Background: an optimization exercise with open tools, aiming at small area and a short achievable clock period. Do not read the settings as production practice.
Only simulation tests tie the RTL to the original design; equivalence was not proved.
The series may have gaps, and a smaller design here may also do less where the tests do not look.
With no activity given, the tool overestimates toggling in this design, so its power and IR-drop figures are unreliable.

### flow/config.mk
export PLATFORM = sky130hd
export DESIGN_NAME = riscv_core
export DESIGN_NICKNAME = riscv_core
export VERILOG_FILES = /design/flow/design.v
export SDC_FILE = /design/flow/constraint.sdc
export NUM_CORES = 4
export LEC_CHECK = 0
export CAP_MARGIN = 20
export CORE_MARGIN = 2
export CORE_UTILIZATION = 45
export PLACE_DENSITY = 0.55
export SLEW_MARGIN = 20
### flow/constraint.sdc
create_clock -name core_clock -period 100.0 [get_ports {clock}]
set_input_delay 20.0000 -clock core_clock [delete_from_list [all_inputs] [get_ports {clock}]]
set_output_delay 20.0000 -clock core_clock [all_outputs]
set_load 0.01 [all_outputs]
### flow/design.v
module adder #(
    parameter  WIDTH = 32
) (
    input  [WIDTH-1:0] operand_a,
    input  [WIDTH-1:0] operand_b,
    output [WIDTH-1:0] result
);
    assign result = operand_a + operand_b;
endmodule
module multiplexer #(
    parameter  WIDTH    = 32,
    parameter  CHANNELS = 2) (
        input  [(CHANNELS * WIDTH) - 1:0]   in_bus,
        input  [$clog2(CHANNELS) - 1:0]     sel,
        output [WIDTH - 1:0]                out
);
    genvar ig;
    logic  [WIDTH - 1:0] input_array [0:CHANNELS - 1];
    assign out = input_array[sel];
    for(ig = 0; ig < CHANNELS; ig = ig + 1) begin: array_assignments
        assign input_array[(CHANNELS - 1) - ig] = in_bus[(ig * WIDTH) +: WIDTH];
    end
endmodule
module multiplexer2 #(
    parameter  WIDTH = 32
) (
    input  [WIDTH-1:0] in0,
    input  [WIDTH-1:0] in1,
    input              sel,
    output [WIDTH-1:0] out
);
    multiplexer #(
        .WIDTH(WIDTH),
        .CHANNELS(2)
    ) multiplexer (
        .in_bus({in0, in1}),
        .sel(sel),
        .out(out)
    );
endmodule
module multiplexer4 #(
    parameter  WIDTH = 32
) (
    input  [WIDTH-1:0] in0,
    input  [WIDTH-1:0] in1,
    input  [WIDTH-1:0] in2,
    input  [WIDTH-1:0] in3,
    input  [1:0]       sel,
    output [WIDTH-1:0] out
);
    multiplexer #(
        .WIDTH(WIDTH),
        .CHANNELS(4)
    ) multiplexer (
        .in_bus({in0, in1, in2, in3}),
        .sel(sel),
        .out(out)
    );
endmodule
module multiplexer8 #(
    parameter  WIDTH = 32
) (
    input  [WIDTH-1:0] in0,
    input  [WIDTH-1:0] in1,
    input  [WIDTH-1:0] in2,
    input  [WIDTH-1:0] in3,
    input  [WIDTH-1:0] in4,
    input  [WIDTH-1:0] in5,
    input  [WIDTH-1:0] in6,
    input  [WIDTH-1:0] in7,
    input  [2:0]       sel,
    output [WIDTH-1:0] out
);
    multiplexer #(
        .WIDTH(WIDTH),
        .CHANNELS(8)
    ) multiplexer (
        .in_bus({in0, in1, in2, in3, in4, in5, in6, in7}),
        .sel(sel),
        .out(out)
    );
endmodule
module register #(
    parameter  WIDTH    = 32,
    parameter  INITIAL  = 0
) (
    input  clock,
    input  reset,
    input  write_enable,
    input  [WIDTH-1:0] next,
    output logic [WIDTH-1:0] value
);
   always_ff @ (posedge clock or posedge reset)
       if (reset) value <= INITIAL;
       else if (write_enable) value <= next;
endmodule
module regfile (
    input  clock,
    input  write_enable,
    input  [4:0] rd_address,
    input  [4:0] rs1_address,
    input  [4:0] rs2_address,
    input  [31:0] rd_data,
    output [31:0] rs1_data,
    output [31:0] rs2_data
);
    logic [31:0] register [0:31];
    assign rs1_data = (rs1_address == 5'b0) ? 32'b0 : register[rs1_address];
    assign rs2_data = (rs2_address == 5'b0) ? 32'b0 : register[rs2_address];
    always_ff @(posedge clock)
        if (write_enable)
            if (rd_address != 5'b0) register[rd_address] <= rd_data;
endmodule
module instruction_decoder(
    input [31:0] inst,
    output [6:0] inst_opcode,
    output [2:0] inst_funct3,
    output [6:0] inst_funct7,
    output [4:0] inst_rd,
    output [4:0] inst_rs1,
    output [4:0] inst_rs2
);
    assign inst_opcode = inst[6:0];
    assign inst_funct3 = inst[14:12];
    assign inst_funct7 = inst[31:25];
    assign inst_rd     = inst[11:7];
    assign inst_rs1    = inst[19:15];
    assign inst_rs2    = inst[24:20];
endmodule
module immediate_generator (
    input        [31:0] inst,
    output logic [31:0] immediate
);
    always_comb begin
        immediate = 32'b0;
        case (inst[6:0])  
            7'b0000011,
            7'b0000111,
            7'b0010011,
            7'b1100111:    
                immediate = { {21{inst[31]}}, inst[30:25], inst[24:20] };
            7'b0100111,
            7'b0100011:   
                immediate = { {21{inst[31]}}, inst[30:25], inst[11:7] };
            7'b1100011:  
                immediate = { {20{inst[31]}}, inst[7], inst[30:25], inst[11:8], 1'b0 };
            7'b0010111,
            7'b0110111:     
                immediate = { {1{inst[31]}}, inst[30:20], inst[19:12], 12'b0 };
            7'b1101111:     
                immediate = { {12{inst[31]}}, inst[19:12], inst[20], inst[30:25], inst[24:21], 1'b0 };
            default: immediate = 32'b0;
        endcase
    end
endmodule
module alu (
    input        [4:0]  alu_function,
    input signed [31:0] operand_a,
    input signed [31:0] operand_b,
    output logic [31:0] result,
    output              result_equal_zero
);
        logic [63:0] signed_multiplication;
        logic [63:0] unsigned_multiplication;
        logic [63:0] signed_unsigned_multiplication;
    assign result_equal_zero = (result == 32'b0);
    always_comb begin
        result = 32'b0;
        case (alu_function)
            5'b00001:   result = operand_a +    operand_b;
            5'b00010:   result = operand_a -    operand_b;
            5'b00011:   result = operand_a <<   operand_b[4:0];
            5'b00100:   result = operand_a >>   operand_b[4:0];
            5'b00101:   result = operand_a >>>  operand_b[4:0];
            5'b00110:   result = {31'b0, operand_a == operand_b};
            5'b00111:   result = {31'b0, operand_a < operand_b};
            5'b01000:  result = {31'b0, $unsigned(operand_a) < $unsigned(operand_b)};
            5'b01001:   result = operand_a ^    operand_b;
            5'b01010:    result = operand_a |    operand_b;
            5'b01011:   result = operand_a &    operand_b;
            5'b01100:   result = signed_multiplication[31:0];
            5'b01101:  result = signed_multiplication[63:32];
            5'b01110:    result = signed_unsigned_multiplication[63:32];
            5'b01111: result = unsigned_multiplication[63:32];
            5'b10000:
                if (operand_b == 32'b0)
                    result = 32'b1;
                else if ((operand_a == 32'h80000000) && (operand_b == 32'b1))
                    result = 32'h80000000;
                else
                    result = operand_a / operand_b;
            5'b10001:
                if (operand_b == 32'b0)
                    result = 32'b1;
                else
                    result = $unsigned(operand_a) / $unsigned(operand_b);
            5'b10010:
                if (operand_b == 32'b0)
                    result = operand_a;
                else if ((operand_a == 32'h80000000) && (operand_b == 32'b1))
                    result = 32'b0;
                else
                    result = operand_a % operand_b;
            5'b10011:
                if (operand_b == 32'b0)
                    result = operand_a;
                else
                    result = $unsigned(operand_a) % $unsigned(operand_b);
            default:
                result = 32'b0;
        endcase
    end
        always_comb begin
            signed_multiplication   = operand_a * operand_b;
            unsigned_multiplication = $unsigned(operand_a) * $unsigned(operand_b);
            signed_unsigned_multiplication = $signed(operand_a) * $unsigned(operand_b);
        end
endmodule
module alu_control (
    input        [1:0] alu_op_type,
    input        [2:0] inst_funct3,
    input        [6:0] inst_funct7,
    output logic [4:0] alu_function
);
    logic [4:0] default_funct;
    logic [4:0] secondary_funct;
    logic [4:0] op_funct;
    logic [4:0] op_imm_funct;
    logic [4:0] branch_funct;
    logic [4:0] m_extension_funct;
    always_comb
        case (alu_op_type)
            2'b00:           alu_function = 5'b00001;
            2'b10:            alu_function = op_funct;
            2'b11:        alu_function = op_imm_funct;
            2'b01:        alu_function = branch_funct;
            default:                alu_function = 5'b00000;
        endcase
    always_comb
        if (inst_funct7[5])     op_funct = secondary_funct;
        else if(inst_funct7[0]) op_funct = m_extension_funct;
        else                    op_funct = default_funct;
    always_comb
        if (inst_funct7[5] && inst_funct3[1:0] == 2'b01)
                op_imm_funct = secondary_funct;
        else    op_imm_funct = default_funct;
    always_comb
        case (inst_funct3)
            3'b000:    default_funct = 5'b00001;
            3'b001:        default_funct = 5'b00011;
            3'b010:        default_funct = 5'b00111;
            3'b011:       default_funct = 5'b01000;
            3'b100:        default_funct = 5'b01001;
            3'b101:     default_funct = 5'b00100;
            3'b110:         default_funct = 5'b01010;
            3'b111:        default_funct = 5'b01011;
            default:                default_funct = 5'b00000;
        endcase
    always_comb
        case (inst_funct3)
            3'b000:    secondary_funct = 5'b00010;
            3'b101:     secondary_funct = 5'b00101;
            default:                secondary_funct = 5'b00000;
        endcase
    always_comb
        case (inst_funct3)
            3'b000:  branch_funct = 5'b00110;
            3'b001:  branch_funct = 5'b00110;
            3'b100:  branch_funct = 5'b00111;
            3'b101:  branch_funct = 5'b00111;
            3'b110: branch_funct = 5'b01000;
            3'b111: branch_funct = 5'b01000;
            default:            branch_funct = 5'b00000;
        endcase
        always_comb
            case (inst_funct3)
                3'b000:    m_extension_funct = 5'b01100;
                3'b001:   m_extension_funct = 5'b01101;
                3'b010: m_extension_funct = 5'b01110;
                3'b011:  m_extension_funct = 5'b01111;
                3'b100:    m_extension_funct = 5'b10000;
                3'b101:   m_extension_funct = 5'b10001;
                3'b110:    m_extension_funct = 5'b10010;
                3'b111:   m_extension_funct = 5'b10011;
                default:            m_extension_funct = 5'b00000;
            endcase
endmodule
module control_transfer (
    input  result_equal_zero,
    input  [2:0] inst_funct3,
    output reg take_branch
);
    always_comb
        case (inst_funct3)
            3'b000:  take_branch = !result_equal_zero;
            3'b001:  take_branch = result_equal_zero;
            3'b100:  take_branch = !result_equal_zero;
            3'b101:  take_branch = result_equal_zero;
            3'b110: take_branch = !result_equal_zero;
            3'b111: take_branch = result_equal_zero;
            default: take_branch = 1'b0;
        endcase
endmodule
module pipeline_control (
    input  [6:0] inst_opcode,
    input  take_branch,
    input  [1:0] branch_status,
    input  want_stall,
    output logic pc_write_enable,
    output logic no_stall,
    output logic jump_start,
    output logic inject_bubble,
    output logic regfile_write_enable,
    output logic alu_operand_a_select,
    output logic alu_operand_b_select,
    output logic [1:0] alu_op_type,
    output logic data_mem_read_enable,
    output logic data_mem_write_enable,
    output logic [2:0] reg_writeback_select,
    output logic [1:0] next_pc_select
);
    logic [1:0] next_pc_select_temp;
    always_comb begin
        if (branch_status[0])
        case (inst_opcode)
            7'b1100011: next_pc_select_temp = (take_branch == 1'b1) ? 2'b01 : 2'b11;
            7'b1100111:   next_pc_select_temp = 2'b10;
            7'b1101111:    next_pc_select_temp = 2'b01;
            default:        next_pc_select_temp = 2'b00;
        endcase
        else next_pc_select_temp = 2'b00;
        next_pc_select = next_pc_select_temp;
    end
    always_comb begin
        pc_write_enable         = 1'b1;
        no_stall                = 1'b1;
        jump_start              = 1'b0;
        inject_bubble           = 1'b0;
        if (want_stall) begin
            pc_write_enable = 1'b0;
            no_stall        = 1'b0;
            inject_bubble   = 1'b1;
        end else case (inst_opcode)
            7'b1100111, 7'b1101111,7'b1100011:
            begin
                pc_write_enable         = |branch_status;
                no_stall                = branch_status[1];
                jump_start              = !(|branch_status);
            end
            default: ;
        endcase
    end
    always_comb begin
        regfile_write_enable    = 1'b0;
        data_mem_read_enable    = 1'b0;
        data_mem_write_enable   = 1'b0;
        case (inst_opcode)
            7'b0000011,7'b0000111:
            begin
                regfile_write_enable    = 1'b1;
                data_mem_read_enable    = 1'b1;
            end
            7'b0100011:
            begin
                regfile_write_enable    = 1'b0;
                data_mem_write_enable   = 1'b1;
            end
            7'b0110011, 7'b0010011, 7'b0110111, 7'b0010111:
                regfile_write_enable    = 1'b1;
            7'b1100111, 7'b1101111:
                regfile_write_enable    = !(|branch_status);
            default: ;
        endcase
    end
    always_comb begin
        alu_operand_a_select    = 1'b1;  
        alu_operand_b_select    = 1'b1;  
        alu_op_type             = 2'b00;
        reg_writeback_select    = 3'b000;
        case (inst_opcode)
            7'b0000011:
            begin
                alu_operand_a_select    = 1'b0;
                alu_operand_b_select    = 1'b1;
                alu_op_type             = 2'b00;
                reg_writeback_select    = 3'b001;
            end
            7'b0001111:
            begin
            end
            7'b0010011:
            begin
                alu_operand_a_select    = 1'b0;
                alu_operand_b_select    = 1'b1;
                alu_op_type             = 2'b11;
                reg_writeback_select    = 3'b000;
            end
            7'b0010111:
            begin
                alu_operand_a_select    = 1'b1;
                alu_operand_b_select    = 1'b1;
                alu_op_type             = 2'b00;
                reg_writeback_select    = 3'b000;
            end
            7'b0100011:
            begin
                alu_operand_a_select    = 1'b0;
                alu_operand_b_select    = 1'b1;
                alu_op_type             = 2'b00;
            end
            7'b0110011:
            begin
                alu_operand_a_select    = 1'b0;
                alu_operand_b_select    = 1'b0;
                reg_writeback_select    = 3'b000;
                alu_op_type             = 2'b10;
            end
            7'b0110111:
            begin
                alu_operand_a_select    = 1'b0;
                alu_operand_b_select    = 1'b0;
                reg_writeback_select    = 3'b011;
            end
            7'b1100011:
            begin
                alu_operand_a_select    = 1'b0;
                alu_operand_b_select    = 1'b0;
                alu_op_type             = 2'b01;
            end
            7'b1100111:
            begin
                alu_operand_a_select    = 1'b0;
                alu_operand_b_select    = 1'b1;
                alu_op_type             = 2'b00;
                reg_writeback_select    = 3'b010;
            end
            7'b1101111:
            begin
                alu_operand_a_select    = 1'b1;
                alu_operand_b_select    = 1'b1;
                alu_op_type             = 2'b00;
                reg_writeback_select    = 3'b010;
            end
            default: ;
        endcase
    end
endmodule
module pipeline_ctlpath (
    input  [6:0] inst_opcode,
    input  [2:0] inst_funct3,
    input  [6:0] inst_funct7,
    input  alu_result_equal_zero,
    input  [1:0] branch_status,
    input  want_stall,
    output pc_write_enable,
    output no_stall,
    output jump_start,
    output inject_bubble,
    output regfile_write_enable,
    output alu_operand_a_select,
    output alu_operand_b_select,
    output data_mem_read_enable,
    output data_mem_write_enable,
    output [2:0] reg_writeback_select,
    output [4:0] alu_function,
    output [1:0] next_pc_select
);
    logic take_branch;
    logic [1:0] alu_op_type;
    pipeline_control pipeline_control(
        .inst_opcode            (inst_opcode),
        .pc_write_enable        (pc_write_enable),
        .no_stall               (no_stall),
        .want_stall             (want_stall),
        .jump_start             (jump_start),
        .inject_bubble          (inject_bubble),
        .regfile_write_enable   (regfile_write_enable),
        .alu_operand_a_select   (alu_operand_a_select),
        .alu_operand_b_select   (alu_operand_b_select),
        .alu_op_type            (alu_op_type),
        .data_mem_read_enable   (data_mem_read_enable),
        .data_mem_write_enable  (data_mem_write_enable),
        .reg_writeback_select   (reg_writeback_select),
        .take_branch            (take_branch),
        .next_pc_select         (next_pc_select),
        .branch_status          (branch_status)
    );
    control_transfer control_transfer (
        .result_equal_zero  (alu_result_equal_zero),
        .inst_funct3        (inst_funct3),
        .take_branch        (take_branch)
    );
    alu_control alu_control(
        .alu_op_type        (alu_op_type),
        .inst_funct3        (inst_funct3),
        .inst_funct7        (inst_funct7),
        .alu_function       (alu_function)
    );
endmodule
module data_memory_interface (
    input  clock,
    input  read_enable,
    input  write_enable,
    input  [2:0]  data_format,
    input  [31:0] address,
    input  [31:0] write_data,
    output [31:0] read_data,
    output       [31:0] bus_address,
    input        [31:0] bus_read_data,
    output       [31:0] bus_write_data,
    output logic [3:0]  bus_byte_enable,
    output              bus_read_enable,
    output              bus_write_enable
);
    logic [31:0] position_fix;
    logic [31:0] sign_fix;
    assign bus_address      = address;
    assign bus_write_enable = write_enable;
    assign bus_read_enable  = read_enable;
    assign bus_write_data   = write_data << (8*address[1:0]);
    always_comb begin
       bus_byte_enable = 4'b0000;
       case (data_format[1:0])
           2'b00:   bus_byte_enable = 4'b0001 << address[1:0];
           2'b01:   bus_byte_enable = 4'b0011 << address[1:0];
           2'b10:   bus_byte_enable = 4'b1111 << address[1:0];
           default: bus_byte_enable = 4'b0000;
       endcase
    end
    always_comb begin
       position_fix = bus_read_data >> ({address[1:0],{3{1'b0}}});
    end
    always_comb begin
       case (data_format[1:0])
           2'b00:   sign_fix = {{24{~data_format[2] & position_fix[7]}}, position_fix[7:0]};
           2'b01:   sign_fix = {{16{~data_format[2] & position_fix[15]}}, position_fix[15:0]};
           2'b10:   sign_fix = position_fix[31:0];
           default: sign_fix = 32'b0;
       endcase
    end
    assign read_data = sign_fix;
endmodule
module pipeline_datapath (
    input  clock,
    input  reset,
    input  [31:0] _data_mem_read_data,
    output [31:0] _data_mem_address,
    output [31:0] _data_mem_write_data,
    output _data_mem_read_enable,
    output _data_mem_write_enable,
    output [2:0] _data_mem_format,
    input  [31:0] _inst,
    output [31:0] _pc,
    output [6:0] inst_opcode,
    output [2:0] inst_funct3,
    output [6:0] inst_funct7,
    output alu_result_equal_zero,
    output [1:0] _branch_status,
    output want_stall,
    input pc_write_enable,
    input no_stall,
    input jump_start,
    input inject_bubble,
    input _regfile_write_enable,
    input _alu_operand_a_select,
    input _alu_operand_b_select,
    input [2:0] _reg_writeback_select,
    input [1:0] next_pc_select,
    input [4:0] _alu_function,
    input _read_enable,
    input _write_enable
);
    localparam PL_IF  = 0;  
    localparam PL_ID  = 1;  
    localparam PL_EX  = 2;  
    localparam PL_MEM = 3;  
    localparam PL_WB  = 4;  
    logic [31:0] inst[PL_IF:PL_MEM];
    logic [31:0] pc[PL_IF:PL_EX];
    logic [31:0] data_mem_read_data[PL_MEM:PL_WB];
    logic regfile_write_enable[PL_ID:PL_WB];
    logic alu_operand_a_select[PL_ID:PL_EX];
    logic alu_operand_b_select[PL_ID:PL_EX];
    logic [4:0] alu_function[PL_ID:PL_EX];
    logic [2:0] reg_writeback_select[PL_ID:PL_WB];
    logic [2:0] data_mem_format[PL_ID:PL_MEM];
    logic data_mem_read_enable[PL_ID:PL_MEM];
    logic data_mem_write_enable[PL_ID:PL_MEM];
    logic branch_status[PL_ID:PL_MEM];
    logic [31:0] rd_data[PL_WB:PL_WB];
    logic [31:0] rs1_data[PL_ID:PL_EX];
    logic [31:0] rs2_data[PL_ID:PL_MEM];
    logic [31:0] pc_plus_4[PL_IF:PL_WB];
    logic [31:0] pc_plus_immediate[PL_EX:PL_EX];
    logic [31:0] next_pc;
    logic [4:0] inst_rd[PL_ID:PL_WB];
    logic [4:0] inst_rs1[PL_ID:PL_MEM];
    logic [4:0] inst_rs2[PL_ID:PL_ID];
    logic [31:0] alu_operand_a[PL_EX:PL_EX];
    logic [31:0] alu_operand_b[PL_EX:PL_EX];
    logic [31:0] alu_result[PL_EX:PL_WB];
    logic [31:0] immediate[PL_ID:PL_WB];
    logic prev_is_load;
    always_ff @(posedge clock or posedge reset) if (reset) begin
        inst[PL_ID] <= 32'h00000013;  
    end else if (no_stall) begin
        inst[PL_ID] <= inst[PL_IF];
        pc[PL_ID] <= pc[PL_IF];
        pc_plus_4[PL_ID] <= pc_plus_4[PL_IF];
    end
    always_ff @(posedge clock or posedge reset) if (reset) begin
        prev_is_load <= 1'b0;
        regfile_write_enable[PL_EX] <= 1'b0;
        data_mem_read_enable[PL_EX] <= 1'b0;
        data_mem_write_enable[PL_EX] <= 1'b0;
        branch_status[PL_EX] <= 1'b0;
    end else begin
        prev_is_load <= (inst[PL_ID][6:0] == 7'b0000011 ) || (inst[PL_ID][6:0] == 7'b0000111);
        rs1_data[PL_EX] <= (~prev_is_load) && (regfile_write_enable[PL_EX] && |inst_rd[PL_EX] && (inst_rd[PL_EX] == inst_rs1[PL_ID])) ? alu_result[PL_EX] : (regfile_write_enable[PL_MEM] && |inst_rd[PL_MEM] && (inst_rd[PL_MEM] == inst_rs1[PL_ID])) && data_mem_read_enable[PL_MEM] ? data_mem_read_data[PL_MEM] : rs1_data[PL_ID];
        rs2_data[PL_EX] <= (~prev_is_load) && (regfile_write_enable[PL_EX] && |inst_rd[PL_EX] && (inst_rd[PL_EX] == inst_rs2[PL_ID])) ? alu_result[PL_EX] : (regfile_write_enable[PL_MEM] && |inst_rd[PL_MEM] && (inst_rd[PL_MEM] == inst_rs2[PL_ID])) && data_mem_read_enable[PL_MEM] ? data_mem_read_data[PL_MEM] : rs2_data[PL_ID];
        immediate[PL_EX] <= immediate[PL_ID];
        pc[PL_EX] <= pc[PL_ID];
        pc_plus_4[PL_EX ] <= pc_plus_4[PL_ID];
        inst_rd[PL_EX] <= inst_rd[PL_ID];
        regfile_write_enable[PL_EX] <= regfile_write_enable[PL_ID];
        alu_operand_a_select[PL_EX] <= alu_operand_a_select[PL_ID];
        alu_operand_b_select[PL_EX] <= alu_operand_b_select[PL_ID];
        alu_function[PL_EX] <= alu_function[PL_ID];
        reg_writeback_select[PL_EX] <= reg_writeback_select[PL_ID];
        data_mem_format[PL_EX] <= data_mem_format[PL_ID];
        data_mem_read_enable[PL_EX] <= data_mem_read_enable[PL_ID];
        data_mem_write_enable[PL_EX] <= data_mem_write_enable[PL_ID];
        branch_status[PL_EX] <= branch_status[PL_ID];
        inst[PL_EX] <= inst[PL_ID];
        inst_rs1[PL_EX] <= inst_rs1[PL_ID];
        if (inject_bubble) begin
            inst[PL_EX] <= 32'h0;
            branch_status[PL_EX] <= 1'b0;
            regfile_write_enable[PL_EX] <= 1'b0;
            data_mem_read_enable[PL_EX] <= 1'b0;
            data_mem_write_enable[PL_EX] <= 1'b0;
        end
    end
    always_ff @(posedge clock or posedge reset) if (reset) begin
        regfile_write_enable[PL_MEM] <= 1'b0;
        data_mem_read_enable[PL_MEM] <= 1'b0;
        data_mem_write_enable[PL_MEM] <= 1'b0;
    end else begin
        inst[PL_MEM] <= inst[PL_EX];
        rs2_data[PL_MEM] <= rs2_data[PL_EX];
        immediate[PL_MEM] <= immediate[PL_EX];
        alu_result[PL_MEM] <= alu_result[PL_EX];
        pc_plus_4[PL_MEM] <= pc_plus_4[PL_EX];
        inst_rd[PL_MEM] <= inst_rd[PL_EX];
        regfile_write_enable[PL_MEM] <= regfile_write_enable[PL_EX];
        reg_writeback_select[PL_MEM] <= reg_writeback_select[PL_EX];
        data_mem_format[PL_MEM] <= data_mem_format[PL_EX];
        data_mem_read_enable[PL_MEM] <= data_mem_read_enable[PL_EX];
        data_mem_write_enable[PL_MEM] <= data_mem_write_enable[PL_EX];
        branch_status[PL_MEM] <= branch_status[PL_EX];
        inst_rs1[PL_MEM] <= inst_rs1[PL_EX];
    end
    always_ff @(posedge clock or posedge reset) if (reset) begin
        regfile_write_enable[PL_WB] <= 1'b0;
    end else begin
        immediate[PL_WB] <= immediate[PL_MEM];
        alu_result[PL_WB] <= alu_result[PL_MEM];
        data_mem_read_data[PL_WB] <= data_mem_read_data[PL_MEM];
        pc_plus_4[PL_WB] <= pc_plus_4[PL_MEM];
        inst_rd[PL_WB] <= inst_rd[PL_MEM];
        regfile_write_enable[PL_WB] <= regfile_write_enable[PL_MEM];
        reg_writeback_select[PL_WB] <= reg_writeback_select[PL_MEM];
    end
    assign inst[PL_IF] = _inst;
    assign data_mem_read_data[PL_MEM]   = _data_mem_read_data;
    assign regfile_write_enable[PL_ID]  = reset ? 1'b0 : _regfile_write_enable;
    assign alu_operand_a_select[PL_ID]  = _alu_operand_a_select;
    assign alu_operand_b_select[PL_ID]  = _alu_operand_b_select;
    assign alu_function[PL_ID]          = _alu_function;
    assign reg_writeback_select[PL_ID]  = _reg_writeback_select;
    assign data_mem_read_enable[PL_ID]  = _read_enable;
    assign data_mem_write_enable[PL_ID] = _write_enable;
    assign data_mem_format[PL_ID] = inst_funct3;
    assign branch_status[PL_ID] = jump_start;
    assign _pc = pc[PL_IF];
    assign _data_mem_address      = alu_result[PL_MEM];
    assign _data_mem_read_enable  = data_mem_read_enable[PL_MEM];
    assign _data_mem_write_data   = rs2_data[PL_MEM];
    assign _data_mem_format       = data_mem_format[PL_MEM];
    assign _data_mem_write_enable = data_mem_write_enable[PL_MEM];
    assign _branch_status         = {branch_status[PL_MEM], branch_status[PL_EX]};
    assign want_stall =
        prev_is_load && ((regfile_write_enable[PL_EX] && inst_rd[PL_EX] == inst_rs1[PL_ID] && |inst_rd[PL_EX] && alu_operand_a_select[PL_ID] == 1'b0)
        || (regfile_write_enable[PL_EX] &&(inst_rd[PL_EX] == inst_rs2[PL_ID] && |inst_rd[PL_EX]) && (alu_operand_b_select[PL_ID] == 1'b0 || data_mem_read_enable[PL_ID])));
    adder #(
        .WIDTH(32)
    ) adder_pc_plus_4 (
        .operand_a      (32'h00000004),
        .operand_b      (pc[PL_IF]),
        .result         (pc_plus_4[PL_IF])
    );
    adder #(
       .WIDTH(32)
    ) adder_pc_plus_immediate (
        .operand_a      (pc[PL_EX]),
        .operand_b      (immediate[PL_EX]),
        .result         (pc_plus_immediate[PL_EX])
    );
    alu alu(
        .alu_function       (alu_function[PL_EX]),
        .operand_a          (alu_operand_a[PL_EX]),
        .operand_b          (alu_operand_b[PL_EX]),
        .result             (alu_result[PL_EX]),
        .result_equal_zero  (alu_result_equal_zero)
    );
    multiplexer4 #(
        .WIDTH(32)
    ) mux_next_pc_select (
        .in0 (pc_plus_4[PL_IF]),
        .in1 (pc_plus_immediate[PL_EX]),
        .in2 ({alu_result[PL_EX][31:1], 1'b0}),
        .in3 (pc_plus_4[PL_EX]),
        .sel (next_pc_select),
        .out (next_pc)
    );
    multiplexer2 #(
        .WIDTH(32)
    ) mux_operand_a (
        .in0 (rs1_data[PL_EX]),
        .in1 (pc[PL_EX]),
        .sel (alu_operand_a_select[PL_EX]),
        .out (alu_operand_a[PL_EX])
    );
    multiplexer2 #(
        .WIDTH(32)
    ) mux_operand_b (
        .in0 (rs2_data[PL_EX]),
        .in1 (immediate[PL_EX]),
        .sel (alu_operand_b_select[PL_EX]),
        .out (alu_operand_b[PL_EX])
    );
    multiplexer8 #(
        .WIDTH(32)
    ) mux_reg_writeback (
        .in0 (alu_result[PL_WB]),
        .in1 (data_mem_read_data[PL_WB]),
        .in2 (pc_plus_4[PL_WB]),
        .in3 (immediate[PL_WB]),
        .in4 (32'b0),
        .in5 (32'b0),
        .in6 (32'b0),
        .in7 (32'b0),
        .sel (reg_writeback_select[PL_WB]),
        .out (rd_data[PL_WB])
    );
    register #(
        .WIDTH(32),
        .INITIAL(32'h00400000)
    ) program_counter(
        .clock              (clock),
        .reset              (reset),
        .write_enable       (pc_write_enable),
        .next               (next_pc),
        .value              (pc[PL_IF])
    );
    regfile regfile(
        .clock              (clock),
        .write_enable       (regfile_write_enable[PL_WB]),
        .rd_address         (inst_rd[PL_WB]),
        .rs1_address        (inst_rs1[PL_ID]),
        .rs2_address        (inst_rs2[PL_ID]),
        .rd_data            (rd_data[PL_WB]),
        .rs1_data           (rs1_data[PL_ID]),
        .rs2_data           (rs2_data[PL_ID])
    );
    instruction_decoder instruction_decoder(
        .inst                   (inst[PL_ID]),
        .inst_opcode            (inst_opcode),
        .inst_funct7            (inst_funct7),
        .inst_funct3            (inst_funct3),
        .inst_rd                (inst_rd[PL_ID]),
        .inst_rs1               (inst_rs1[PL_ID]),
        .inst_rs2               (inst_rs2[PL_ID])
    );
    immediate_generator immediate_generator(
        .inst                   (inst[PL_ID]),
        .immediate              (immediate[PL_ID])
    );
endmodule
module riscv_core (
    input  clock,
    input  reset,
    output [31:0] bus_address,
    input  [31:0] bus_read_data,
    output [31:0] bus_write_data,
    output [3:0]  bus_byte_enable,
    output        bus_read_enable,
    output        bus_write_enable,
    input  [31:0] inst,
    output [31:0] pc
);
    logic pc_write_enable;
    logic regfile_write_enable;
    logic alu_operand_a_select;
    logic alu_operand_b_select;
    logic [2:0] reg_writeback_select;
    logic [6:0] inst_opcode;
    logic [2:0] inst_funct3;
    logic [2:0] data_format;
    logic [6:0] inst_funct7;
    logic [1:0] next_pc_select;
    logic [4:0] alu_function;
    logic alu_result_equal_zero;
    logic [31:0] read_data;
    logic [31:0] write_data;
    logic [31:0] address;
    logic read_enable_id;
    logic write_enable_id;
    logic read_enable;
    logic write_enable;
    logic [1:0] branch_status;
    logic no_stall;
    logic jump_start;
    logic want_stall;
    logic inject_bubble;
    pipeline_datapath pipeline_datapath (
        .clock                  (clock),
        .reset                  (reset),
        ._inst                  (inst),
        ._data_mem_read_data    (read_data),
        ._data_mem_address      (address),
        ._data_mem_write_data   (write_data),
        ._data_mem_read_enable  (read_enable),
        ._data_mem_write_enable (write_enable),
        ._data_mem_format       (data_format),
        ._pc                    (pc),
        .inst_opcode            (inst_opcode),
        .inst_funct3            (inst_funct3),
        .inst_funct7            (inst_funct7),
        .pc_write_enable        (pc_write_enable),
        ._regfile_write_enable  (regfile_write_enable),
        ._alu_operand_a_select  (alu_operand_a_select),
        ._alu_operand_b_select  (alu_operand_b_select),
        ._reg_writeback_select  (reg_writeback_select),
        .next_pc_select         (next_pc_select),
        .alu_result_equal_zero  (alu_result_equal_zero),
        ._alu_function          (alu_function),
        ._read_enable           (read_enable_id),
        ._write_enable          (write_enable_id),
        ._branch_status         (branch_status),
        .no_stall               (no_stall),
        .jump_start             (jump_start),
        .want_stall             (want_stall),
        .inject_bubble          (inject_bubble)
    );
    pipeline_ctlpath pipeline_ctlpath(
        .inst_opcode            (inst_opcode),
        .inst_funct3            (inst_funct3),
        .inst_funct7            (inst_funct7),
        .alu_result_equal_zero  (alu_result_equal_zero),
        .pc_write_enable        (pc_write_enable),
        .regfile_write_enable   (regfile_write_enable),
        .alu_operand_a_select   (alu_operand_a_select),
        .alu_operand_b_select   (alu_operand_b_select),
        .data_mem_read_enable   (read_enable_id),
        .data_mem_write_enable  (write_enable_id),
        .reg_writeback_select   (reg_writeback_select),
        .alu_function           (alu_function),
        .next_pc_select         (next_pc_select),
        .branch_status          (branch_status),
        .no_stall               (no_stall),
        .jump_start             (jump_start),
        .want_stall             (want_stall),
        .inject_bubble          (inject_bubble)
        );
    data_memory_interface data_memory_interface (
        .clock                  (clock),
        .read_enable            (read_enable),
        .write_enable           (write_enable),
        .data_format            (data_format),
        .address                (address),
        .write_data             (write_data),
        .read_data              (read_data),
        .bus_address            (bus_address),
        .bus_read_data          (bus_read_data),
        .bus_write_data         (bus_write_data),
        .bus_read_enable        (bus_read_enable),
        .bus_write_enable       (bus_write_enable),
        .bus_byte_enable        (bus_byte_enable)
    );
endmodule
### flow/run.sh
#!/bin/bash
# synth_recipe.tcl (not shown) runs the flow's synth.tcl, then flattens the netlist and writes it again
# the make line also repeats each setting of config.mk as NAME=value (left out here)
make -C /OpenROAD-flow-scripts/flow DESIGN_CONFIG=/design/flow/config.mk WORK_HOME=/design/flow/orfs CLKGATE_MAP_FILE= SYNTH_SCRIPT=/design/flow/synth_recipe.tcl finish
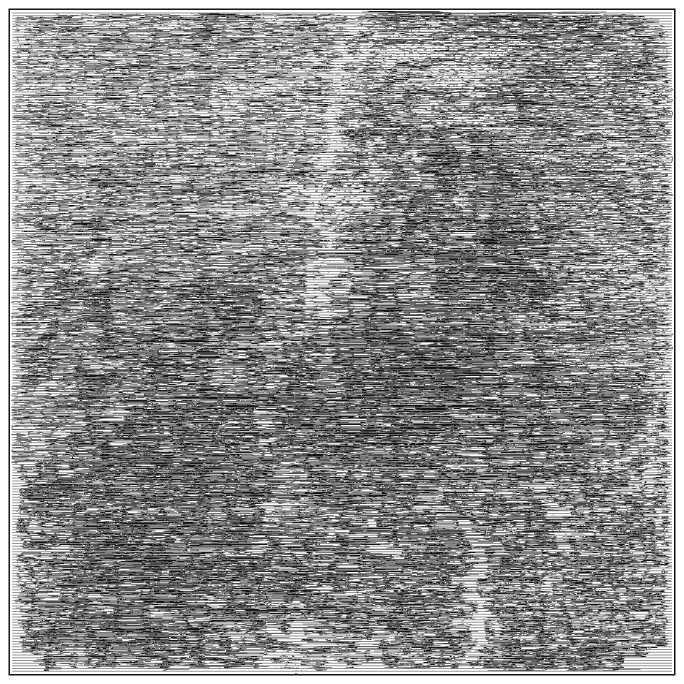
Figure 1: run 1, M1 wires.
(1 px per µm) Supply wires on this layer in grey.
share of all routed wire	38%
main direction	horizontal
total routed wirelength: 989,000 µm
met1 Usage GRT: 57.3%
via count: 179,000

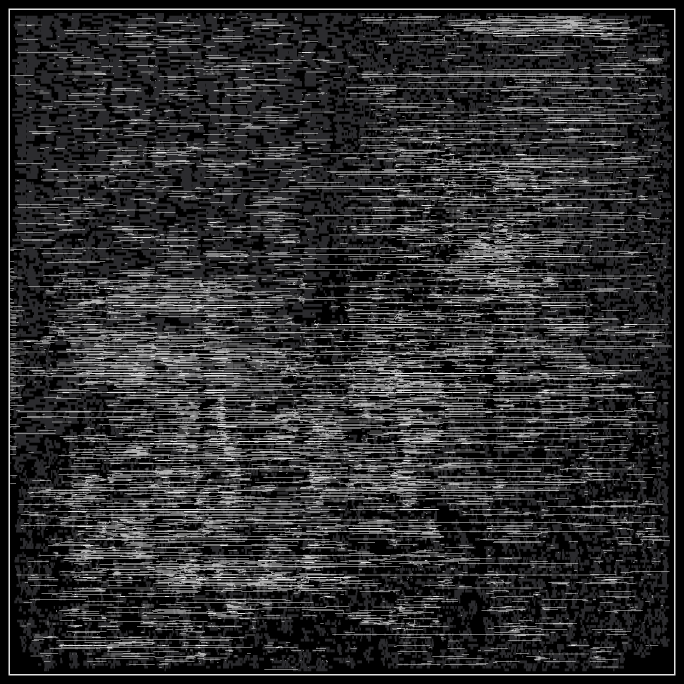
Figure 2: run 1, signal wires on met3.
(1 px per µm)
longest straight run	303 µm
wire length on this layer	114 mm
main direction	horizontal

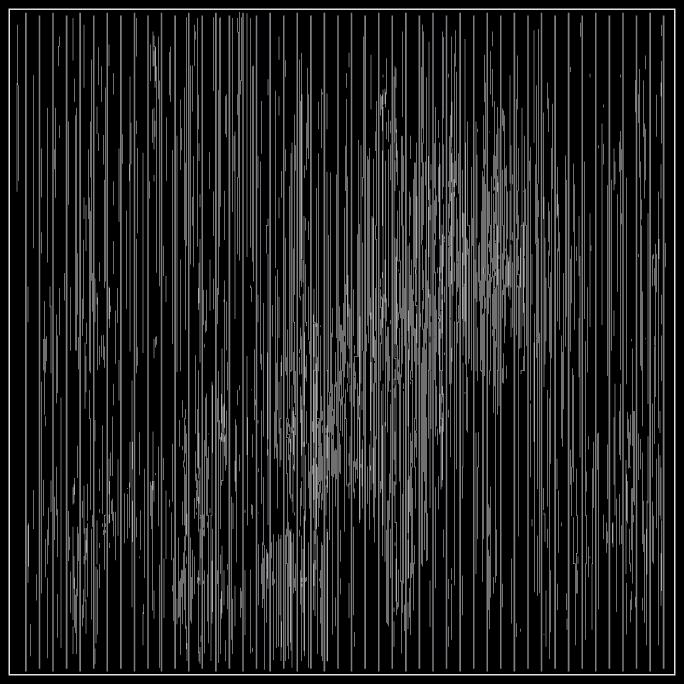
Figure 3: run 1, M4 wires.
(1 px per µm) Supply wires on this layer in grey.
nets with wire on the layer	829
longest straight run	317 µm
share of all routed wire	8.2%

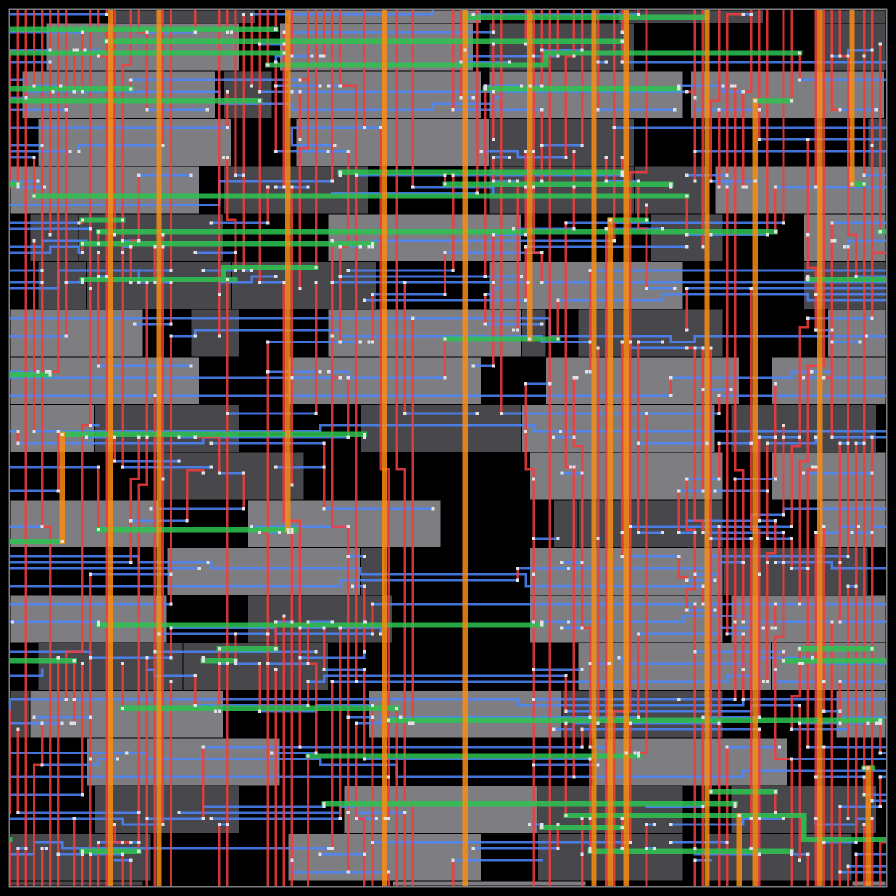
Figure 4: run 1, a small window of the routed layout.
Region (141, 473) to (191, 523) µm. Cells in grey, sequential cells in the stronger grey; small squares are vias.
layer	colour
metal 1	blue
metal 3	green
metal 4	orange
metal 2	red
most frequent	edfxtp_1 (36), mux4_2 (22), buf_4 (4)
netlist names of flops here include	`pipeline_datapath.regfile.register` (36)
cells with their middle in the window	71
sequential cells in the window	36

==> impl_results.md, run 1 <==
* Min-Delay Startpoint: pipeline_datapath.data_mem_read_enable[2]
* DPL Wire Length at just under 800,000 µm
* Worst r2r src: pipeline_datapath.alu_operand_b_select[2]
* Row count at 242
* Post-synthesis mux area share at 10.1%
* Final worst-path setup slack at 3.74 ns
* Postcts setup bufs at 0
* Synth area leader: edfxtp_1
* Number of antenna violations at the first check in global routing at 113
* Clock transition at the registers of the reported paths at 0.07 ns
* Synth Instances at 20,500
* Top flop regs: pipeline_datapath.regfile.register (1024), pipeline_datapath.pc_plus_4 (128), pipeline_datapath.immediate (96)
* Invs w/o clock at a little under 2,000
* Fin crit share at 96.3%
* Initial drt markers at 24,800
* DP Worst Slack at 0.561 ns
* Post-layout net count at 23,900
* Worst setup path startpoint: pipeline_datapath.alu_operand_b_select[2]
* IO Count at about 170
* Critical Path RT at 100.62 ns
* CP arrival at about 97 ns
* Slew @ Worst Pin at around 1.3 ns
* DRC violations left at 0
* Area growth syn-to-layout at 9.64%
* Worst clock skew at 0.0734 ns
* Layout cell share with drive strength beyond 1 at about 12%
* CORE AREA at 434,000 µm²
* Clock buffers at 193
* FF-to-FF setup slack at 3.74 ns
* Wl on met1 at approximately 380,000 µm
* Fin util at 49.5%
* Routed len/inst at about 37 µm
* Classification of the worst-slack hold path: reg -> reg
* Yosys reg bits at 1,608
* Post-synth EDFFs at between 1,500 and 2,000
* Global routing usage on met3 at about an eighth
* Vias per cell at 6.70
* GRT Total Usage at 44.0%
* Fmax achieved at between 10 and 15 MHz
* Root buffer cell: clkbuf_16
* DR pass1 iterations at 9
* Largest cell class by area: multi-input gates
* Reg-to-Reg End: pipeline_datapath.program_counter.value[9]
* Synth top area cells: edfxtp_1 24%, fa_1 15%, ha_1 10%, mux4_2 7.7%, nand2_1 4.2%
* Outcome: timing/DRC/antenna clean
* NonClk Buf Share at 3.79%
* Worst Hold End: pipeline_datapath.data_mem_read_enable[3]
* Post-CTS Resized at 0
* Most Frequent Cell on Critical Path: ha_1
* ANT cells at between 60 and 70
* Number of flip-flops in the largest register at a little over 1,000
* Predominant post-synthesis flop cell: edfxtp_1
* Synth Area in Adders at 25.2%
* Worst-Skew Late Latency at 0.82 ns
Figure 5. IR drop map (run 1).
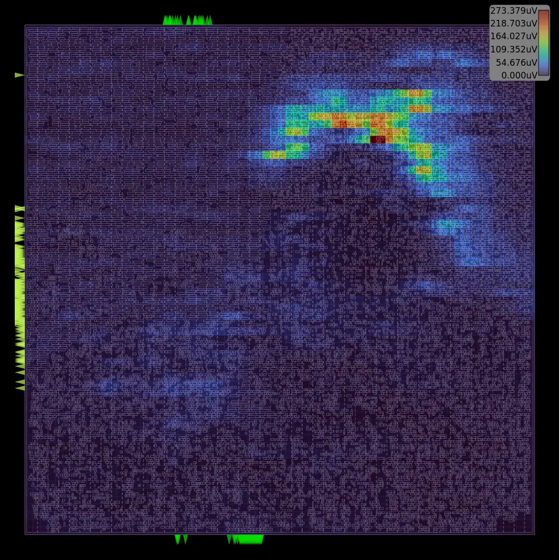

==> run 2: too many edits to list; what changed since run 1 <==
flow/design.v: 891 -> 3412 lines; modules unchanged: 0
  mul33: new, 3077 lines
  regfile: edited, 17 -> 16 lines
  mdu: new, 28 lines
  alu: edited, 63 -> 46 lines
  riscv_core: edited, 102 -> 245 lines
  removed: adder, multiplexer, multiplexer2, multiplexer4, multiplexer8, register, instruction_decoder, immediate_generator, alu_control, control_transfer, pipeline_control, pipeline_ctlpath, data_memory_interface, pipeline_datapath
==> module mdu as of run 2 <==
module mdu (
    input  [4:0]  fn,
    input  [31:0] a,
    input  [31:0] b,
    output [31:0] mul_result,
    output [31:0] div_result
);
    wire mul_signed = (fn == 5'b01101);
    wire [63:0] product;
    mul33 multiplier (
        .a ({mul_signed & a[31], a}),
        .b ({mul_signed & b[31], b}),
        .p (product)
    );
    assign mul_result = (fn == 5'b01100) ? product[31:0] : product[63:32];
    wire div_signed = (fn == 5'b10000) || (fn == 5'b10010);
    wire is_rem     = (fn == 5'b10010) || (fn == 5'b10011);
    wire a_neg = div_signed & a[31];
    wire b_neg = div_signed & b[31];
    wire [31:0] ua = a_neg ? -a : a;
    wire [31:0] ub = b_neg ? -b : b;
    wire [31:0] uq = ua / ub;
    wire [31:0] ur = ua % ub;
    wire [31:0] q = (a_neg ^ b_neg) ? -uq : uq;
    wire [31:0] r = a_neg ? -ur : ur;
    wire b_zero = (b == 32'b0);
    assign div_result = b_zero ? (is_rem ? a : 32'd1) : (is_rem ? r : q);
endmodule
==> module regfile as of run 2 <==
module regfile (
    input         clock,
    input         write_enable,
    input  [4:0]  rd_address,
    input  [31:0] rd_data,
    input  [4:0]  rs1_address,
    input  [4:0]  rs2_address,
    output [31:0] rs1_data,
    output [31:0] rs2_data
);
    logic [31:0] register [1:31];
    assign rs1_data = (rs1_address == 5'd0) ? 32'b0 : register[rs1_address];
    assign rs2_data = (rs2_address == 5'd0) ? 32'b0 : register[rs2_address];
    always_ff @(posedge clock)
        if (write_enable && rd_address != 5'd0) register[rd_address] <= rd_data;
endmodule
==> module alu as of run 2 <==
module alu (
    input  [4:0]  fn,
    input  [31:0] a,
    input  [31:0] b,
    output logic [31:0] result,
    output [31:0] sum,       
    output        eq,
    output        lt,
    output        ltu
);
    wire sub = (fn == 5'b00010) || (fn == 5'b00110) || (fn == 5'b00111) || (fn == 5'b01000);
    wire [32:0] diff = {1'b0, a} + {1'b0, sub ? ~b : b} + {32'b0, sub};
    assign sum = diff[31:0];
    assign eq  = (a == b);
    assign ltu = ~diff[32];
    assign lt  = (a[31] ^ b[31]) ? a[31] : diff[31];
    wire left = (fn == 5'b00011);
    wire arith = (fn == 5'b00101);
    logic [31:0] a_rev, sh_in, sh_out, sh_rev;
    always_comb for (int i = 0; i < 32; i++) a_rev[i] = a[31 - i];
    assign sh_in = left ? a_rev : a;
    wire [32:0] sh_ext = {arith & a[31], sh_in};
    wire [32:0] sh_full = $signed(sh_ext) >>> b[4:0];
    assign sh_out = sh_full[31:0];
    always_comb for (int i = 0; i < 32; i++) sh_rev[i] = sh_out[31 - i];
    wire [31:0] mul_result, div_result;
    mdu mdu (.fn(fn), .a(a), .b(b), .mul_result(mul_result), .div_result(div_result));
    always_comb begin
        case (fn)
            5'b00001, 5'b00010:          result = sum;
            5'b00011:                    result = sh_rev;
            5'b00100, 5'b00101:          result = sh_out;
            5'b00110:                    result = {31'b0, eq};
            5'b00111:                    result = {31'b0, lt};
            5'b01000:                   result = {31'b0, ltu};
            5'b01001:                    result = a ^ b;
            5'b01010:                     result = a | b;
            5'b01011:                    result = a & b;
            5'b01100, 5'b01101,
            5'b01110, 5'b01111:     result = mul_result;
            5'b10000, 5'b10001,
            5'b10010, 5'b10011:         result = div_result;
            default:                     result = 32'b0;
        endcase
    end
endmodule
==> module riscv_core as of run 2 <==
module riscv_core (
    input  clock,
    input  reset,
    output [31:0] bus_address,
    input  [31:0] bus_read_data,
    output [31:0] bus_write_data,
    output [3:0]  bus_byte_enable,
    output        bus_read_enable,
    output        bus_write_enable,
    input  [31:0] inst,
    output [31:0] pc
);
    logic [31:0] pc_q;                   
    logic [31:0] inst_d, pc_d;           
    logic        prev_is_load;
    logic [31:0] opa_e, opb_e, sd_e;     
    logic [4:0]  rd_e, fn_e;
    logic [2:0]  fmt_e;
    logic        we_e, re_e, wr_e, bs_e, wload_e, wlink_e, wlui_e;
    logic [31:0] res_m, sd_m;            
    logic [4:0]  rd_m;
    logic [2:0]  fmt_m;
    logic        we_m, re_m, wr_m, bs_m, wload_m;
    logic [31:0] res_w;                  
    logic [4:0]  rd_w;
    logic        we_w;
    wire [6:0] opcode = inst_d[6:0];
    wire [2:0] f3     = inst_d[14:12];
    wire [6:0] f7     = inst_d[31:25];
    wire [4:0] rd     = inst_d[11:7];
    wire [4:0] rs1    = inst_d[19:15];
    wire [4:0] rs2    = inst_d[24:20];
    wire is_load    = opcode == 7'b0000011;
    wire is_load_fp = opcode == 7'b0000111;
    wire is_store   = opcode == 7'b0100011;
    wire is_op      = opcode == 7'b0110011;
    wire is_op_imm  = opcode == 7'b0010011;
    wire is_lui     = opcode == 7'b0110111;
    wire is_auipc   = opcode == 7'b0010111;
    wire is_branch  = opcode == 7'b1100011;
    wire is_jalr    = opcode == 7'b1100111;
    wire is_jal     = opcode == 7'b1101111;
    wire is_ctl     = is_branch | is_jal | is_jalr;
    wire [1:0] bs = {bs_m, bs_e};
    wire asel_d = ~(is_load | is_op_imm | is_store | is_op | is_lui | is_branch | is_jalr);
    wire bsel_d = ~(is_op | is_lui | is_branch);
    wire re_d   = is_load | is_load_fp;
    wire wr_d   = is_store;
    wire we_d   = is_load | is_load_fp | is_op | is_op_imm | is_lui | is_auipc |
                  ((is_jal | is_jalr) & ~|bs);
    logic [31:0] imm_d;
    always_comb begin
        case (opcode)
            7'b0000011, 7'b0000111, 7'b0010011, 7'b1100111:
                imm_d = {{21{inst_d[31]}}, inst_d[30:20]};
            7'b0100111, 7'b0100011:
                imm_d = {{21{inst_d[31]}}, inst_d[30:25], inst_d[11:7]};
            7'b1100011:
                imm_d = {{20{inst_d[31]}}, inst_d[7], inst_d[30:25], inst_d[11:8], 1'b0};
            7'b0010111, 7'b0110111:
                imm_d = {inst_d[31:12], 12'b0};
            7'b1101111:
                imm_d = {{12{inst_d[31]}}, inst_d[19:12], inst_d[20], inst_d[30:21], 1'b0};
            default:
                imm_d = 32'b0;
        endcase
    end
    logic [4:0] default_funct, secondary_funct, branch_funct, m_funct, op_funct, op_imm_funct;
    logic [4:0] fn_d;
    always_comb begin
        case (f3)
            3'b000: default_funct = 5'b00001;
            3'b001: default_funct = 5'b00011;
            3'b010: default_funct = 5'b00111;
            3'b011: default_funct = 5'b01000;
            3'b100: default_funct = 5'b01001;
            3'b101: default_funct = 5'b00100;
            3'b110: default_funct = 5'b01010;
            default: default_funct = 5'b01011;
        endcase
        case (f3)
            3'b000: secondary_funct = 5'b00010;
            3'b101: secondary_funct = 5'b00101;
            default: secondary_funct = 5'b00000;
        endcase
        case (f3)
            3'b000, 3'b001: branch_funct = 5'b00110;
            3'b100, 3'b101: branch_funct = 5'b00111;
            3'b110, 3'b111: branch_funct = 5'b01000;
            default:        branch_funct = 5'b00000;
        endcase
        case (f3)
            3'b000: m_funct = 5'b01100;
            3'b001: m_funct = 5'b01101;
            3'b010: m_funct = 5'b01110;
            3'b011: m_funct = 5'b01111;
            3'b100: m_funct = 5'b10000;
            3'b101: m_funct = 5'b10001;
            3'b110: m_funct = 5'b10010;
            default: m_funct = 5'b10011;
        endcase
        op_funct     = f7[5] ? secondary_funct : (f7[0] ? m_funct : default_funct);
        op_imm_funct = (f7[5] && f3[1:0] == 2'b01) ? secondary_funct : default_funct;
        if (is_op)           fn_d = op_funct;
        else if (is_op_imm)  fn_d = op_imm_funct;
        else if (is_branch)  fn_d = branch_funct;
        else                 fn_d = 5'b00001;
    end
    wire rd_e_nz   = |rd_e;
    wire want_stall = prev_is_load & we_e & rd_e_nz &
                      (((rd_e == rs1) & ~asel_d) | ((rd_e == rs2) & (~bsel_d | re_d)));
    wire pc_we      = ~want_stall & (~is_ctl | (|bs));
    wire no_stall   = ~want_stall & (~is_ctl | bs[1]);
    wire jump_start = ~want_stall & is_ctl & ~|bs;
    wire [31:0] rf_rs1, rf_rs2;
    regfile regfile (
        .clock        (clock),
        .write_enable (we_w),
        .rd_address   (rd_w),
        .rd_data      (res_w),
        .rs1_address  (rs1),
        .rs2_address  (rs2),
        .rs1_data     (rf_rs1),
        .rs2_data     (rf_rs2)
    );
    wire [31:0] alu_result, alu_sum;
    wire eq, lt, ltu;
    alu alu (
        .fn     (fn_e),
        .a      (opa_e),
        .b      (opb_e),
        .result (alu_result),
        .sum    (alu_sum),
        .eq     (eq),
        .lt     (lt),
        .ltu    (ltu)
    );
    wire [31:0] load_data;
    logic [31:0] load_data_r;
    logic [3:0]  bus_byte_enable_r;
    wire [31:0] shifted = bus_read_data >> {res_m[1:0], 3'b000};
    always_comb begin
        case (fmt_m[1:0])
            2'b00:   load_data_r = {{24{~fmt_m[2] & shifted[7]}}, shifted[7:0]};
            2'b01:   load_data_r = {{16{~fmt_m[2] & shifted[15]}}, shifted[15:0]};
            2'b10:   load_data_r = shifted;
            default: load_data_r = 32'b0;
        endcase
    end
    assign load_data = load_data_r;
    assign pc               = pc_q;
    assign bus_address      = res_m;
    assign bus_read_enable  = re_m;
    assign bus_write_enable = wr_m;
    assign bus_write_data   = sd_m << {res_m[1:0], 3'b000};
    always_comb begin
        case (fmt_m[1:0])
            2'b00:   bus_byte_enable_r = 4'b0001 << res_m[1:0];
            2'b01:   bus_byte_enable_r = 4'b0011 << res_m[1:0];
            2'b10:   bus_byte_enable_r = 4'b1111 << res_m[1:0];
            default: bus_byte_enable_r = 4'b0000;
        endcase
    end
    assign bus_byte_enable = bus_byte_enable_r;
    wire fwd_e1 = ~prev_is_load & we_e & rd_e_nz & (rd_e == rs1);
    wire fwd_e2 = ~prev_is_load & we_e & rd_e_nz & (rd_e == rs2);
    wire fwd_m1 = we_m & re_m & (|rd_m) & (rd_m == rs1);
    wire fwd_m2 = we_m & re_m & (|rd_m) & (rd_m == rs2);
    wire [31:0] rs1_old = fwd_m1 ? load_data : rf_rs1;
    wire [31:0] rs2_old = fwd_m2 ? load_data : rf_rs2;
    wire [31:0] rs2_val = fwd_e2 ? alu_result : rs2_old;
    wire [31:0] opa_next = (fwd_e1 & ~asel_d) ? alu_result : (asel_d ? pc_d : rs1_old);
    wire [31:0] opb_next = (fwd_e2 & ~bsel_d) ? alu_result : (bsel_d ? imm_d : rs2_old);
    wire [31:0] sd_next  = is_lui ? imm_d : rs2_val;
    logic take;
    always_comb begin
        case (f3)
            3'b000: take = eq;
            3'b001: take = ~eq;
            3'b100: take = lt;
            3'b101: take = ~lt;
            3'b110: take = ltu;
            3'b111: take = ~ltu;
            default: take = 1'b0;
        endcase
    end
    wire [31:0] pc_target = pc_d + imm_d;
    logic [31:0] next_pc;
    always_comb begin
        if (bs_e & is_jalr)                      next_pc = {alu_sum[31:1], 1'b0};
        else if (bs_e & (is_jal | (is_branch & take))) next_pc = pc_target;
        else if (bs_e & is_branch)               next_pc = pc_q;
        else                                     next_pc = pc_q + 32'd4;
    end
    always_ff @(posedge clock or posedge reset)
        if (reset)       pc_q <= 32'h00400000;
        else if (pc_we)  pc_q <= next_pc;
    always_ff @(posedge clock or posedge reset)
        if (reset)          inst_d <= 32'h00000013;
        else if (no_stall)  inst_d <= inst;
    always_ff @(posedge clock)
        if (no_stall) pc_d <= pc_q;
    always_ff @(posedge clock or posedge reset)
        if (reset) begin
            prev_is_load <= 1'b0;
            we_e <= 1'b0;
            re_e <= 1'b0;
            wr_e <= 1'b0;
            bs_e <= 1'b0;
            we_m <= 1'b0;
            re_m <= 1'b0;
            wr_m <= 1'b0;
            bs_m <= 1'b0;
            we_w <= 1'b0;
        end else begin
            prev_is_load <= is_load | is_load_fp;
            we_e <= we_d & ~want_stall;
            re_e <= re_d & ~want_stall;
            wr_e <= wr_d & ~want_stall;
            bs_e <= jump_start;
            we_m <= we_e;
            re_m <= re_e;
            wr_m <= wr_e;
            bs_m <= bs_e;
            we_w <= we_m;
        end
    always_ff @(posedge clock) begin
        opa_e   <= opa_next;
        opb_e   <= opb_next;
        sd_e    <= sd_next;
        rd_e    <= rd;
        fn_e    <= fn_d;
        fmt_e   <= f3;
        wload_e <= is_load;
        wlink_e <= is_jal | is_jalr;
        wlui_e  <= is_lui;
        res_m   <= wlink_e ? pc_q : (wlui_e ? sd_e : alu_result);
        sd_m    <= sd_e;
        rd_m    <= rd_e;
        fmt_m   <= fmt_e;
        wload_m <= wload_e;
        res_w   <= wload_m ? load_data : res_m;
        rd_w    <= rd_m;
    end
endmodule
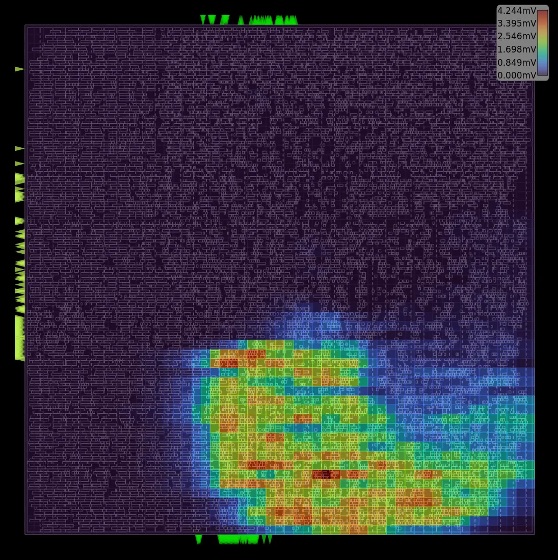
Figure 6: run 2, IR drop map.

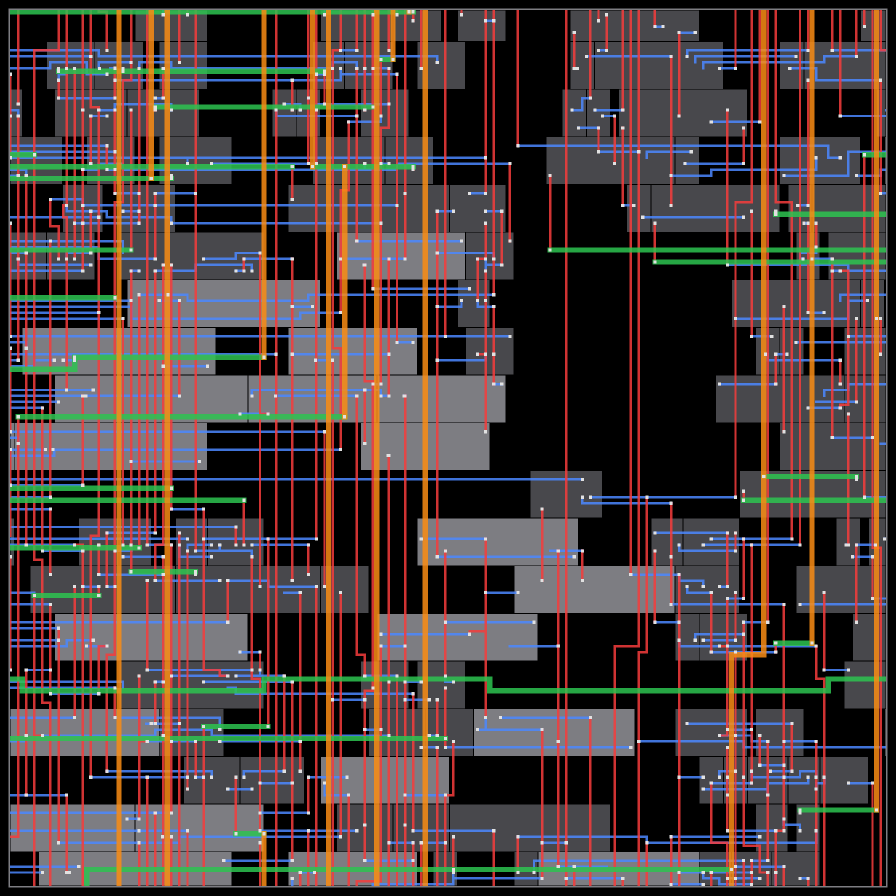
Figure 7: run 2, a small window of the routed layout.
Region (112, 387) to (162, 437) µm. Cells in grey, sequential cells in the stronger grey; small squares are vias.
layer	colour
metal 4	orange
metal 1	blue
metal 3	green
metal 2	red
sequential cells in the window	21
cells with their middle in the window	115
netlist names of flops here include	`regfile.register` (8), `rd_w` (5), `rd_m` (2)
most frequent	inv_1 (13), buf_4 (13), fa_1 (11)

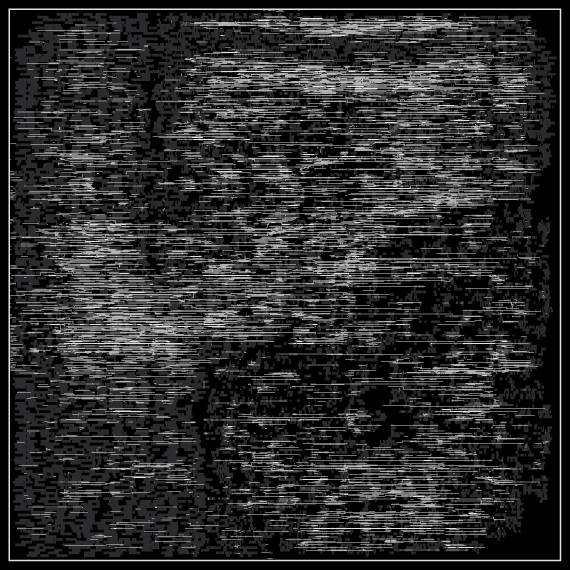
Figure 8: run 2, signal wires on met3.
(1 px per µm)
share of all routed wire	11%
wire length on this layer	75.9 mm
longest straight run	198 µm
nets with wire on the layer	2,070

==> run 2 against run 1 <==
  * Still clean
  * Critical endpoint is now sd_e[22]
  * Die area decreased by 31%
  * Worst setup slack better by 0.68 ns
  * Largest cell class unchanged
  * Critical path type unchanged
  * Final cell count shrank 33%
==> impl_results.md, run 2 <==
* DPL Wire Length at 478,000 µm (-38%)
* Synth area leader: edfxtp_1
* Worst-Skew Late Latency at 0.81 ns (about the same)
* Slew @ Worst Pin at 1.39 ns (+0.0720 ns)
* Number of antenna violations at the first check in global routing at 40 (-65%)
* Number of flip-flops in the largest register at 992 (-3.1%)
* Post-synth EDFFs at 1,024 (-33%)
* CP arrival at 96.23 ns (-0.66 ns)
* Clock transition at the registers of the reported paths at 0.07 ns (about the same)
* NonClk Buf Share at 3.18% (-0.61 points)
* Layout cell share with drive strength beyond 1 at 11.5% (-0.51 points)
* Wl on met1 at 245,000 µm (-36%)
* Clock buffers at 187 (-3.1%)
* DR pass1 iterations at 8 (-1)
* CORE AREA at 297,000 µm² (-32%)
* Total routed wirelength at 662,000 µm (-33%)
* Post-CTS Resized at 0 (unchanged)
* Synth Instances at 13,900 (-32%)
* FF-to-FF setup slack at 4.42 ns (+0.68 ns)
* Yosys reg bits at 1,320 (-18%)
* Synth Area in Adders at 21.5% (-3.8 points)
* Area growth syn-to-layout at 8.88%
* Root buffer cell: clkbuf_16
* Min-Delay Startpoint: fmt_e[2]
* Synth top area cells: edfxtp_1 23%, fa_1 14%, mux4_2 7.4%, ha_1 7.1%, nor2_1 4.2%
* DP Worst Slack at 1.51 ns (+0.950 ns)
* Outcome: timing/DRC/antenna clean
* Reg-to-Reg End: sd_e[22]
* Fin crit share at 95.6% (-0.68 points)
* Worst r2r src: opb_e[1]

## what the ideal ports hide
No port has a modelled driver above. Below, the same layouts with a new extraction and two added sets of constraints. Step 1 (the two cells are an assumption about what drives the block):
set clk [get_ports {clock}]
set_driving_cell -lib_cell sky130_fd_sc_hd__clkbuf_16 $clk
set_driving_cell -lib_cell sky130_fd_sc_hd__buf_2 [delete_from_list [all_inputs] $clk]
Step 2 adds t to the input delays and takes it off the output delays; t is the mean of the earliest and latest rising clock arrival at the registers after step 1. Input paths then give back, and output paths get back, about the clock's delay inside the block. Slacks: ideal ports / drivers / drivers and shift; pairs: ideal ports / drivers.
| run | shift t [ns] | setup WS [ns] | worst data-port slew with drivers (ns) |
|---|---|---|---|
| run 1 | 0.873 | 3.737 / 3.737 / 3.737 | 0.04 |
| run 2 | 0.848 | 4.420 / 4.420 / 4.420 | 0.06 |
After both steps setup and hold are still met in every run listed.
